Source: an optimization exercise on an open RTL-to-GDS flow (aim: small area, a short achievable clock period and few clock cycles per item). Production flows keep margins and buffers that such runs may drop.
Only simulation tests tie the RTL to the original design; equivalence was not proved.

<file path="design/flow/run.sh">
#!/bin/bash
# synth_recipe.tcl (not shown) runs the flow's synth.tcl, then flattens the netlist and writes it again
# the make line also repeats each setting of config.mk as NAME=value (left out here)
make -C /OpenROAD-flow-scripts/flow DESIGN_CONFIG=/design/flow/config.mk WORK_HOME=/design/flow/orfs CLKGATE_MAP_FILE= SYNTH_SCRIPT=/design/flow/synth_recipe.tcl finish
</file>
<file path="design/flow/config.mk">
export PLATFORM = sky130hd
export DESIGN_NAME = bicubic
export DESIGN_NICKNAME = bicubic
export VERILOG_FILES = /design/flow/design.v
export SDC_FILE = /design/flow/constraint.sdc
export NUM_CORES = 4
export LEC_CHECK = 0
export CAP_MARGIN = 20
export CORE_MARGIN = 2
export CORE_UTILIZATION = 40
export SLEW_MARGIN = 20
</file>
<file path="design/flow/constraint.sdc">
create_clock -name core_clock -period 120.0 [get_ports {clk}]
set_input_delay 24.0000 -clock core_clock [delete_from_list [all_inputs] [get_ports {clk}]]
set_output_delay 24.0000 -clock core_clock [all_outputs]
set_load 0.01 [all_outputs]
</file>
<file path="design/flow/design.v">
module bicubic (
    output reg Img_CEN,
    output reg [13:0] Img_A,
    output reg Result_CEN,
    output reg Result_WEN,
    output reg [7:0]Result_D,
    output reg [15:0] Result_A,
	output reg done,
    input clk,
    input rst,
    input enable,
    input [7:0] x0,
    input [7:0] y0,
    input [7:0] original_w,
    input [7:0] original_h,
    input [7:0] scaled_w,
    input [7:0] scaled_h,
	input [31:0] Img_Q,
	input [7:0] Result_Q
);
integer i;
parameter [3:0] START = 4'd0, IDLE = 4'd1, CHECK_VH = 4'd2, VH_DONE = 4'd3, H_CAL = 4'd4, V_CAL = 4'd5, LOAD = 4'd6, STORE_BI = 4'd7, LOAD_BI = 4'd8, X_IN = 4'd9, Y_IN = 4'd10, VH_DONE_GETDATA = 4'd11, WRITE_DATA = 4'd12, DONE = 4'd13;
reg [3:0] state, nextstate;                 
reg [2:0]get_data_ctn;
reg [2:0] X_in_ctn;                         
reg data_ready;                             
reg [7:0]pixel_Gray;                        
reg [7:0]fill_data;                         
reg [7:0] biq_arr[3:0];                     
reg [1:0] bicubic_index;                    
reg bicubic_flag;                           
wire [7:0]R, G, B;                          
assign R = Img_Q[23:16];
assign G = Img_Q[15:8];
assign B = Img_Q[7:0];
reg [7:0] addr_x,addr_y;
wire [35:0] h_on_expand = ({addr_x,20'd0} * (original_w - 1)) / (scaled_w - 1);          
wire [35:0] v_on_expand = ({addr_y,20'd0} * (original_h - 1)) / (scaled_h - 1);          
wire [7:0] h_addr = (h_on_expand[27:20] + x0);
wire [7:0] v_addr = (v_on_expand[27:20] + y0);
wire [13:0] final_addr = h_addr + (v_addr << 7);                              
wire signed [21:0]sign_h_float = {1'b0, 1'b0, h_on_expand[19:0]};            
wire signed [21:0]sign_v_float = {1'b0, 1'b0, v_on_expand[19:0]};            
reg signed  [21:0]x_square;                                                  
reg signed  [43:0]temp_x_square;                                             
reg signed  [33:0]temp_fill_data;                                            
reg signed [9:0] p_neg1, p0, p1, p2;                                         
wire signed [11:0] a, b, c, d;                                               
assign a = -(p_neg1 >> 1) + p0 + (p0 >> 1) - p1 - (p1 >> 1) + (p2 >> 1);     
assign b = p_neg1 - (p0 << 1) - (p0 >> 1) + (p1 << 1) - (p2 >> 1);           
assign c = - (p_neg1 >> 1) + (p1 >> 1);                                      
assign d = p0;                                                               
wire signed [31:0] shift_d;                                                  
assign shift_d = d << 20;                                                    
reg uppad, downpad, leftpad, rightpad;                   
always @(posedge clk) begin
    if(rst) begin
        state <= START;
    end else begin
        state <= nextstate;
    end
end
always @(*) begin
    case(state)
        START: begin
            if(enable) begin
                nextstate = IDLE;
            end else begin
                nextstate = START;
            end
        end
        IDLE: begin
            if(addr_x == scaled_w - 8'd1 && addr_y == scaled_h - 8'd1) nextstate = DONE;    
            else nextstate = CHECK_VH;
        end
        CHECK_VH: begin
            if(h_on_expand[19:0] == 20'd0 && v_on_expand[19:0] == 20'd0) nextstate = VH_DONE;              
            else if(h_on_expand[19:0] == 20'd0) nextstate = V_CAL;                                  
            else if(v_on_expand[19:0] == 20'd0) nextstate = H_CAL;                                  
            else nextstate = LOAD;                                                           
        end
        VH_DONE: nextstate = VH_DONE_GETDATA;
        VH_DONE_GETDATA: begin
            if(data_ready) nextstate = WRITE_DATA;
            else nextstate = VH_DONE_GETDATA;
        end
        H_CAL: begin
            if(get_data_ctn == 3'd5) nextstate = X_IN;
            else nextstate = H_CAL;
        end
        V_CAL: begin
            if(get_data_ctn == 3'd5) nextstate = Y_IN;
            else nextstate = V_CAL;
        end
        LOAD: begin
            nextstate = H_CAL;            
        end
        X_IN: begin
            if(X_in_ctn == 3'd5) begin
                if(bicubic_flag == 1'b1) nextstate = STORE_BI;
                else nextstate = WRITE_DATA;
            end
            else nextstate = X_IN;
        end
        Y_IN: begin
            if(X_in_ctn == 3'd5) nextstate = WRITE_DATA;
            else nextstate = Y_IN;
        end
        STORE_BI: begin
            if(bicubic_index == 2'd3) begin
                nextstate = LOAD_BI;
            end else begin
                nextstate = LOAD;
            end
        end
        LOAD_BI: nextstate = Y_IN;
        WRITE_DATA: nextstate = IDLE;
        DONE: nextstate = DONE; 
        default: nextstate = IDLE;
    endcase
end
always @(posedge clk) begin
    if(rst) begin
        addr_x <= -1;
        addr_y <= 8'd0;
        Result_A <= -1;
        get_data_ctn <= 3'd0;
        X_in_ctn <= 3'd0;
        data_ready <= 1'b0;
        fill_data <= 8'd0;
        Img_CEN <= 1'b1;                     
        bicubic_index <= -1;
        Result_D <= 8'd0;
        Result_WEN <= 1'b1;
        Result_CEN <= 1'b1; 
        done <= 1'b0;
        bicubic_flag <= 1'b0;
        p_neg1 <= 10'd0;
        p0 <= 10'd0;
        p1 <= 10'd0;
        p2 <= 10'd0;
        x_square <= 22'd0;
        temp_x_square <= 44'd0;
        temp_fill_data <= 34'd0;
        uppad <= 1'b0;
        downpad <= 1'b0;
        leftpad <= 1'b0;
        rightpad <= 1'b0;
        for(i = 0; i < 2'd3; i = i + 1) begin
            biq_arr[i] <= 8'd0;
        end
    end
    else begin
        case(state)
            IDLE: begin
                Result_WEN <= 1'b1;                  
                Img_CEN <= 1'b1;                     
                bicubic_flag <= 1'b0;
                uppad <= 1'b0;
                downpad <= 1'b0;
                leftpad <= 1'b0;
                rightpad <= 1'b0;
                if(addr_x == scaled_w - 8'd1) begin
                    addr_x <= 8'd0;
                    addr_y <= addr_y + 8'd1;
                end
                else begin
                    addr_x <= addr_x + 8'd1;
                end
                Result_A <= Result_A + 16'd1;
            end
            VH_DONE:begin
                Img_CEN <= 1'b0;                 
                Img_A <= final_addr;   
            end 
            VH_DONE_GETDATA: begin
                if(!data_ready) begin
                    data_ready <= 1'b1;
                end else begin
                    fill_data <= pixel_Gray;
                    data_ready <= 1'b0;
                end
            end
            WRITE_DATA: begin
                Result_D <= fill_data;
                Result_WEN <= 1'b0;              
                Result_CEN <= 1'b0;              
            end
            H_CAL: begin
                case(get_data_ctn)
                    3'd0:begin                                       
                        Img_CEN <= 1'b0;                 
                        if(bicubic_flag == 1'b1) begin                          
                            if(h_addr == 8'd0)  leftpad <= 1'b1;
                            else if(h_addr == 8'd126) rightpad <= 1'b1;
                            if(v_addr == 8'd0) uppad <= 1'b1;
                            else if(v_addr == 8'd126) downpad <= 1'b1;
                            Img_A <= final_addr - 14'd128 - 14'd1 + (bicubic_index << 7);                 
                        end
                        else begin                                               
                            if(h_addr == 8'd0) leftpad <= 1'b1;
                            else if(h_addr == 8'd126) rightpad <= 1'b1; 
                            Img_A <= final_addr - 14'd1;
                        end
                    end
                    3'd1: Img_A <= Img_A + 14'd1;        
                    3'd2: begin
                        p_neg1 <= {1'b0, pixel_Gray, 1'b0};    
                        Img_A <= Img_A + 14'd1;          
                    end
                    3'd3: begin
                        p0 <= {1'b0, pixel_Gray, 1'b0};       
                        Img_A <= Img_A + 14'd1;         
                    end
                    3'd4: begin
                        p1 <= {1'b0, pixel_Gray, 1'b0};       
                    end
                    3'd5: begin
                        if(leftpad == 1'b1) p_neg1 <= p0;
                        if(rightpad == 1'b1) p2 <= p1;
                        else p2 <= {1'b0, pixel_Gray, 1'b0};       
                    end
		    default: begin				 
		    	leftpad <= 1'b0;
			rightpad <= 1'b0;
	      	    end
                endcase
                if(get_data_ctn == 3'd5) get_data_ctn <= 3'd0;
                else get_data_ctn <= get_data_ctn + 3'd1;
            end
            V_CAL: begin
                case(get_data_ctn)
                    3'd0:begin                                                
                        Img_CEN <= 1'b0;                                      
                        if(v_addr == 8'd0) begin
                            uppad <= 1'b1;                                   
                        end
                        else if(v_addr == 8'd126) begin
                            downpad <= 1'b1;                                 
                        end
                        Img_A <= final_addr - 128;                           
                    end
                    3'd1: Img_A <= Img_A + 128;                        
                    3'd2: begin
                        Img_A <= Img_A + 128;                          
                        p_neg1 <= {1'b0, pixel_Gray, 1'b0};                         
                    end
                    3'd3: begin
                        Img_A <= Img_A + 128;                         
                        p0 <= {1'b0, pixel_Gray, 1'b0};                            
                    end
                    3'd4: begin
                        p1 <= {1'b0, pixel_Gray, 1'b0};                            
                    end
                    3'd5: begin
                        if(uppad == 1'b1) p_neg1 <= p0;
                        if(downpad == 1'b1) p2 <= p1;
                        else p2 <= {1'b0, pixel_Gray, 1'b0};                            
                    end
		    default: begin				 
		    	leftpad <= 1'b0;
			rightpad <= 1'b0;
	      	    end
                endcase
                if(get_data_ctn == 3'd5) get_data_ctn <= 3'd0;
                else get_data_ctn <= get_data_ctn + 3'd1;
            end
            X_IN: begin
                case(X_in_ctn)
                    3'd0: begin
                        temp_x_square <= sign_h_float * sign_h_float;          
                        temp_fill_data <= 34'd0;            
                    end
                    3'd1: begin
                        x_square <= {temp_x_square[43], temp_x_square[40], temp_x_square[39:20]};
                        temp_fill_data <= temp_fill_data + shift_d;              
                    end
                    3'd2: begin
                        temp_x_square <= x_square * sign_h_float;                
                        temp_fill_data <= temp_fill_data + (c * sign_h_float);   
                    end
                    3'd3:begin
                        temp_fill_data <= temp_fill_data + (b * x_square);        
                        x_square <= {temp_x_square[43], temp_x_square[40], temp_x_square[39:20]};               
                    end
                    3'd4: begin
                        temp_fill_data <= temp_fill_data + (a * x_square);       
                    end
                    3'd5: begin
                        if(temp_fill_data[33] == 1'd1) fill_data <= 8'd0;                                       
                        else if(temp_fill_data[32:21] >= 12'd255) fill_data <= 8'd255;                          
                        else if(temp_fill_data[20] == 1'd1) fill_data <= temp_fill_data[28:21] + 8'd1;          
                        else fill_data <= temp_fill_data[28:21];
                    end
		            default: begin			                                     
			            temp_fill_data <= 34'd0; 	
			        end
                endcase
                if(X_in_ctn == 3'd5) X_in_ctn <= 3'd0;
                else X_in_ctn <= X_in_ctn + 3'd1;
            end
            Y_IN: begin
                case(X_in_ctn)
                    3'd0: begin
                        temp_x_square <= sign_v_float * sign_v_float;          
                        temp_fill_data <= 34'd0;            
                    end
                    3'd1: begin
                        x_square <= {temp_x_square[43], temp_x_square[40], temp_x_square[39:20]};
                        temp_fill_data <= temp_fill_data + shift_d;              
                    end
                    3'd2: begin
                        temp_x_square <= x_square * sign_v_float;                
                        temp_fill_data <= temp_fill_data + (c * sign_v_float);   
                    end
                    3'd3:begin
                        temp_fill_data <= temp_fill_data + (b * x_square);        
                        x_square <= {temp_x_square[43], temp_x_square[40], temp_x_square[39:20]};               
                    end
                    3'd4: begin
                        temp_fill_data <= temp_fill_data + (a * x_square);       
                    end
                    3'd5: begin
                        if(temp_fill_data[33] == 1'd1) fill_data <= 8'd0;                                       
                        else if(temp_fill_data[32:21] >= 12'd255) fill_data <= 8'd255;                          
                        else if(temp_fill_data[20] == 1'd1) fill_data <= temp_fill_data[28:21] + 8'd1;          
                        else fill_data <= temp_fill_data[28:21];
                    end
		            default: begin			                                     
			            temp_fill_data <= 34'd0; 	
			        end
                endcase
                if(X_in_ctn == 3'd5) X_in_ctn <= 3'd0;
                else X_in_ctn <= X_in_ctn + 3'd1;
            end
            LOAD: begin
                bicubic_flag <= 1'b1;
                bicubic_index <= bicubic_index + 2'd1;
                leftpad <= 1'b0;
                rightpad <= 1'b0;             
            end
            STORE_BI: begin
                biq_arr[bicubic_index] <= fill_data;
                if(bicubic_index == 2'd3) begin
                    if(uppad == 1'b1) biq_arr[0] <= biq_arr[1];
                    if(downpad == 1'b1) biq_arr[3] <= biq_arr[2];
                    else biq_arr[bicubic_index] <= fill_data;
                    uppad <= 1'b0;
                    downpad <= 1'b0;
                end
                else biq_arr[bicubic_index] <= fill_data;
            end
            LOAD_BI: begin
                bicubic_index <= -1;
                p_neg1 <= {1'b0, biq_arr[0], 1'b0};
                p0 <= {1'b0, biq_arr[1], 1'b0};
                p1 <= {1'b0, biq_arr[2], 1'b0};
                p2 <= {1'b0, biq_arr[3], 1'b0};
            end
            DONE: done <= 1'b1;
        endcase
    end
end
reg [13:0]productR, productG, productB;
reg [14:0]RGB_to_Gray, rounded_RGB_to_Gray;
always @(*) begin
    if(Img_CEN == 1'b0) begin
        productR = R * 6'b001001;
        productG = G * 6'b010011;
        productB = B * 6'b000011;
        RGB_to_Gray = productR + productG + productB;
        if(RGB_to_Gray[4] == 1'b1) begin
            if(RGB_to_Gray[3:0] == 4'b0) begin                                                                   
                if(RGB_to_Gray[5] == 1'b0)  rounded_RGB_to_Gray = RGB_to_Gray;                                   
                else rounded_RGB_to_Gray = RGB_to_Gray + 15'b000000000100000;                                    
            end
            else rounded_RGB_to_Gray = RGB_to_Gray + 15'b000000000100000;
        end
        else rounded_RGB_to_Gray = RGB_to_Gray;
	    pixel_Gray = rounded_RGB_to_Gray[12:5];
    end
    else begin
        pixel_Gray = 8'd0;
        productR = 14'd0;
        productG = 14'd0;
        productB = 14'd0;
        RGB_to_Gray = 15'd0;
        rounded_RGB_to_Gray = 15'd0;
    end
end
endmodule
</file>
Fig. 1: floorplan with the power grid
Pins as bars on the die edge.
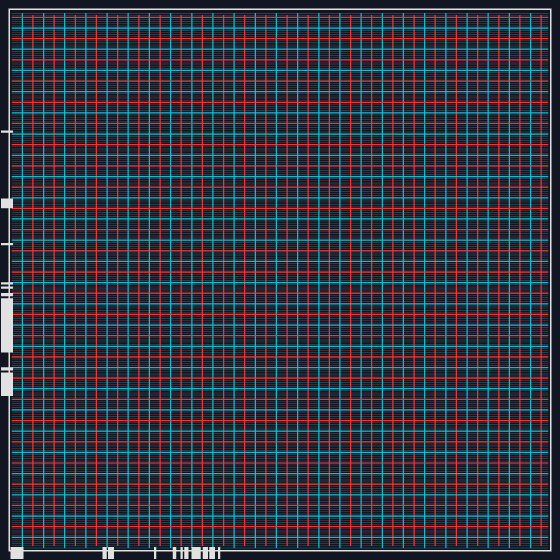
VDD: drawn in red. VSS: drawn in cyan.
The core has 252 rows. 50 straps on met5. 133 signal pins sit on the boundary.
Die X: 692 um
Die Height: 692 um
core area: 471,000 um2

Fig. 2: cells coloured by class
Scale bar: 200 um. Fill, decap, tap and diode cells in grey.
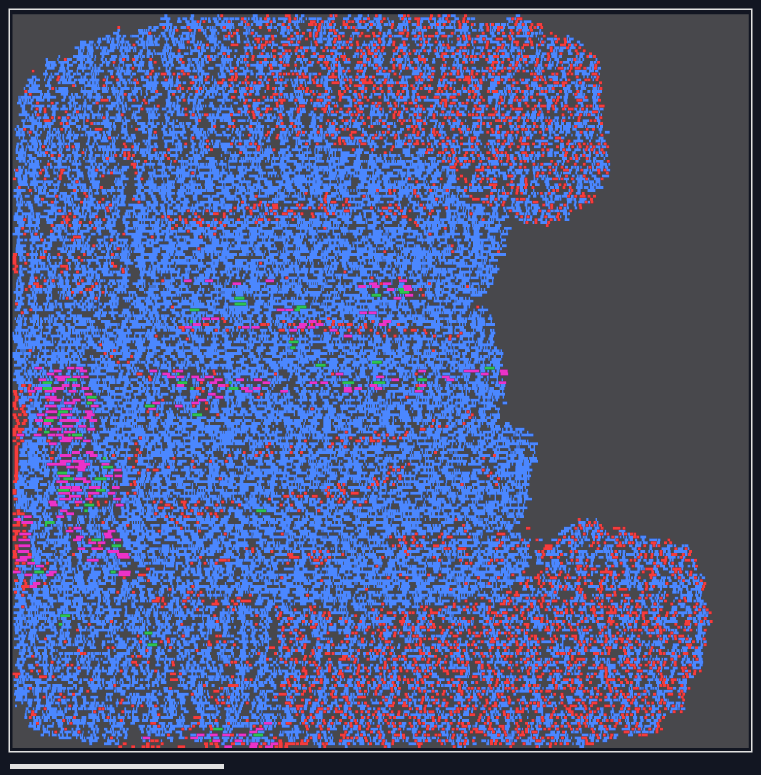
clock drivers and dummy loads: drawn in green, cells 61, share of their area 0.55%. all other logic: drawn in blue, cells 23,008, share of their area 84%. flip-flops: drawn in magenta, cells 226, share of their area 2.3%. other buffers and delay cells: drawn in red, cells 3,782, share of their area 13%.
Seq area share: 2.20%
FP Rows: 252
Final Util: 48.2%

==> impl_metrics.py <==
metrics = {
    "status": {
        "outcome": "finished clean",
    },
    "synth": {
        "synth-seq-area-share_pct": 2.63,
        "synth-compound-area-share_pct": 19.2,
        "async_reset_ff_share_pct": 0,
        "ys_ff_latch": 226,
        "synth_xor_area_share_pct": 6.32,
        "synth_area_per_cell_um2": 7.83,
        "syn_nets": 29300,
        "ys.flop_type": "dfxtp_1",
    },
    "timing": {
        "worst_slack_ns": 4.07,
        "hold_violations": 0,
        "fin_tns_setup_ns": 0,
        "drv_slew": 0,
        "finalClockSkew_ns": 0.0499,
    },
    "clock_tree": {
        "insertion_delay_ns": 0.65,
        "cts_setup_buffers": 3,
        "cts_max_path_buffers": 3,
        "cts_resized": 80,
        "hold_buffers": 0,
        "cts_made_buffers": 35,
    },
    "critical_path": {
        "cp.required_ns": 120.47,
        "r2r_slack_ns": 28.05,
        "path_class": "input pin to register",
        "arrival_ns": 116.39,
        "critPathCapture": "temp_x_square[34]$_SDFFE_PP0P_",
        "worst_setup_path_end_kind": "register",
        "cpMostUsedCell": "buf_4",
        "regToRegEndpoint": "temp_x_square[34]$_SDFFE_PP0P_",
    },
    "finish": {
        "register_area_um2": 5010,
        "area_growth_pct": 20.0,
        "layout_commonest_cell": "buf_4",
        "mostFrequentLayoutCells": "buf_4, inv_1, nand2_1, fa_1, ha_1",
        "top_regs": "temp_fill_data (34), biq_arr (32)",
    },
    "routing": {
        "drtAntennaViolNets": 0,
        "vias": 184000,
        "drt_pre_antenna_iters": 6,
        "top_layer_used": "met5",
    },
    "placed_design": {
        "postPlaceCellArea_um2": 223000,
        "port_buffers": 116,
    },
    "global_routing": {
        "grt_pass1_vias": 182000,
        "antenna_found_initial": 12,
    },
    "die": {
        "design.die.area_um2": 479000,
    },
}
Testbench counts, summed over its fixed seeds: cycles 5,554,197, pixels 92,003.
worst max-delay path, delay by kind of cell:
family                     cells  cell delay (ns)
and+or+nand+nor               89            16.51
xor gates and xnor gates       3             0.45
buffers and inverters         76            11.77
muxes                          9             2.24
adders and majority gates     49            16.33
AOI/OAI and AO/OA            208            44.84
Yosys cell counts, types with 368 or more instances:
library cell  count  area, um2
fa_1           2633      52700
xor2_1          471       4130
nand3_1         368       1840
xnor2_1         896       7850
clkbuf_1        765       2870
a21oi_1        1482       7420
o21ai_0         957       4790
inv_1          3274      12300
nor2_1         1788       6710
nor3_1          436       2180
ha_1           2426      30400
a21o_1          650       4880
nand2_1        2907      10900
and2_1          549       3430
final cells by class:
class | count | area share [%]
clock buffer | 46 | 0.439
clock inverter | 15 | 0.0913
sequential | 226 | 2.20
timing repair buffer | 3782 | 12.9
multi-input combinational | 19700 | 75.5
timing repair inverter | 1 | 0.00220
antenna | 18 | 0.0198
inverter | 3298 | 5.47
tap | 6223 | 3.42

## separate check: timing with driven ports
The flow's constraints put no driver on any port. The routed layout listed below was extracted and timed again, unchanged, in two steps. Step 1 assumes that a clkbuf_16 drives the clock port and a buf_2 every other input. Step 2 also shifts input and output timing later by t, the mid clock arrival at the registers, as if the neighbouring blocks saw the same clock. Three values: no drivers, after step 1, after step 2; two values: the first two.
t, ns: 0.716
slack for setup (ns): 4.075 / 4.148 / 3.432
worst setup path at the end: input to register
clock arrival spread, ns: 0.051 / 0.051
cell pins on the clock port's net: 1
After both steps this run still meets setup and hold. The setup slack of this run moves by +0.073 ns with the drivers and by -0.643 ns with both steps.
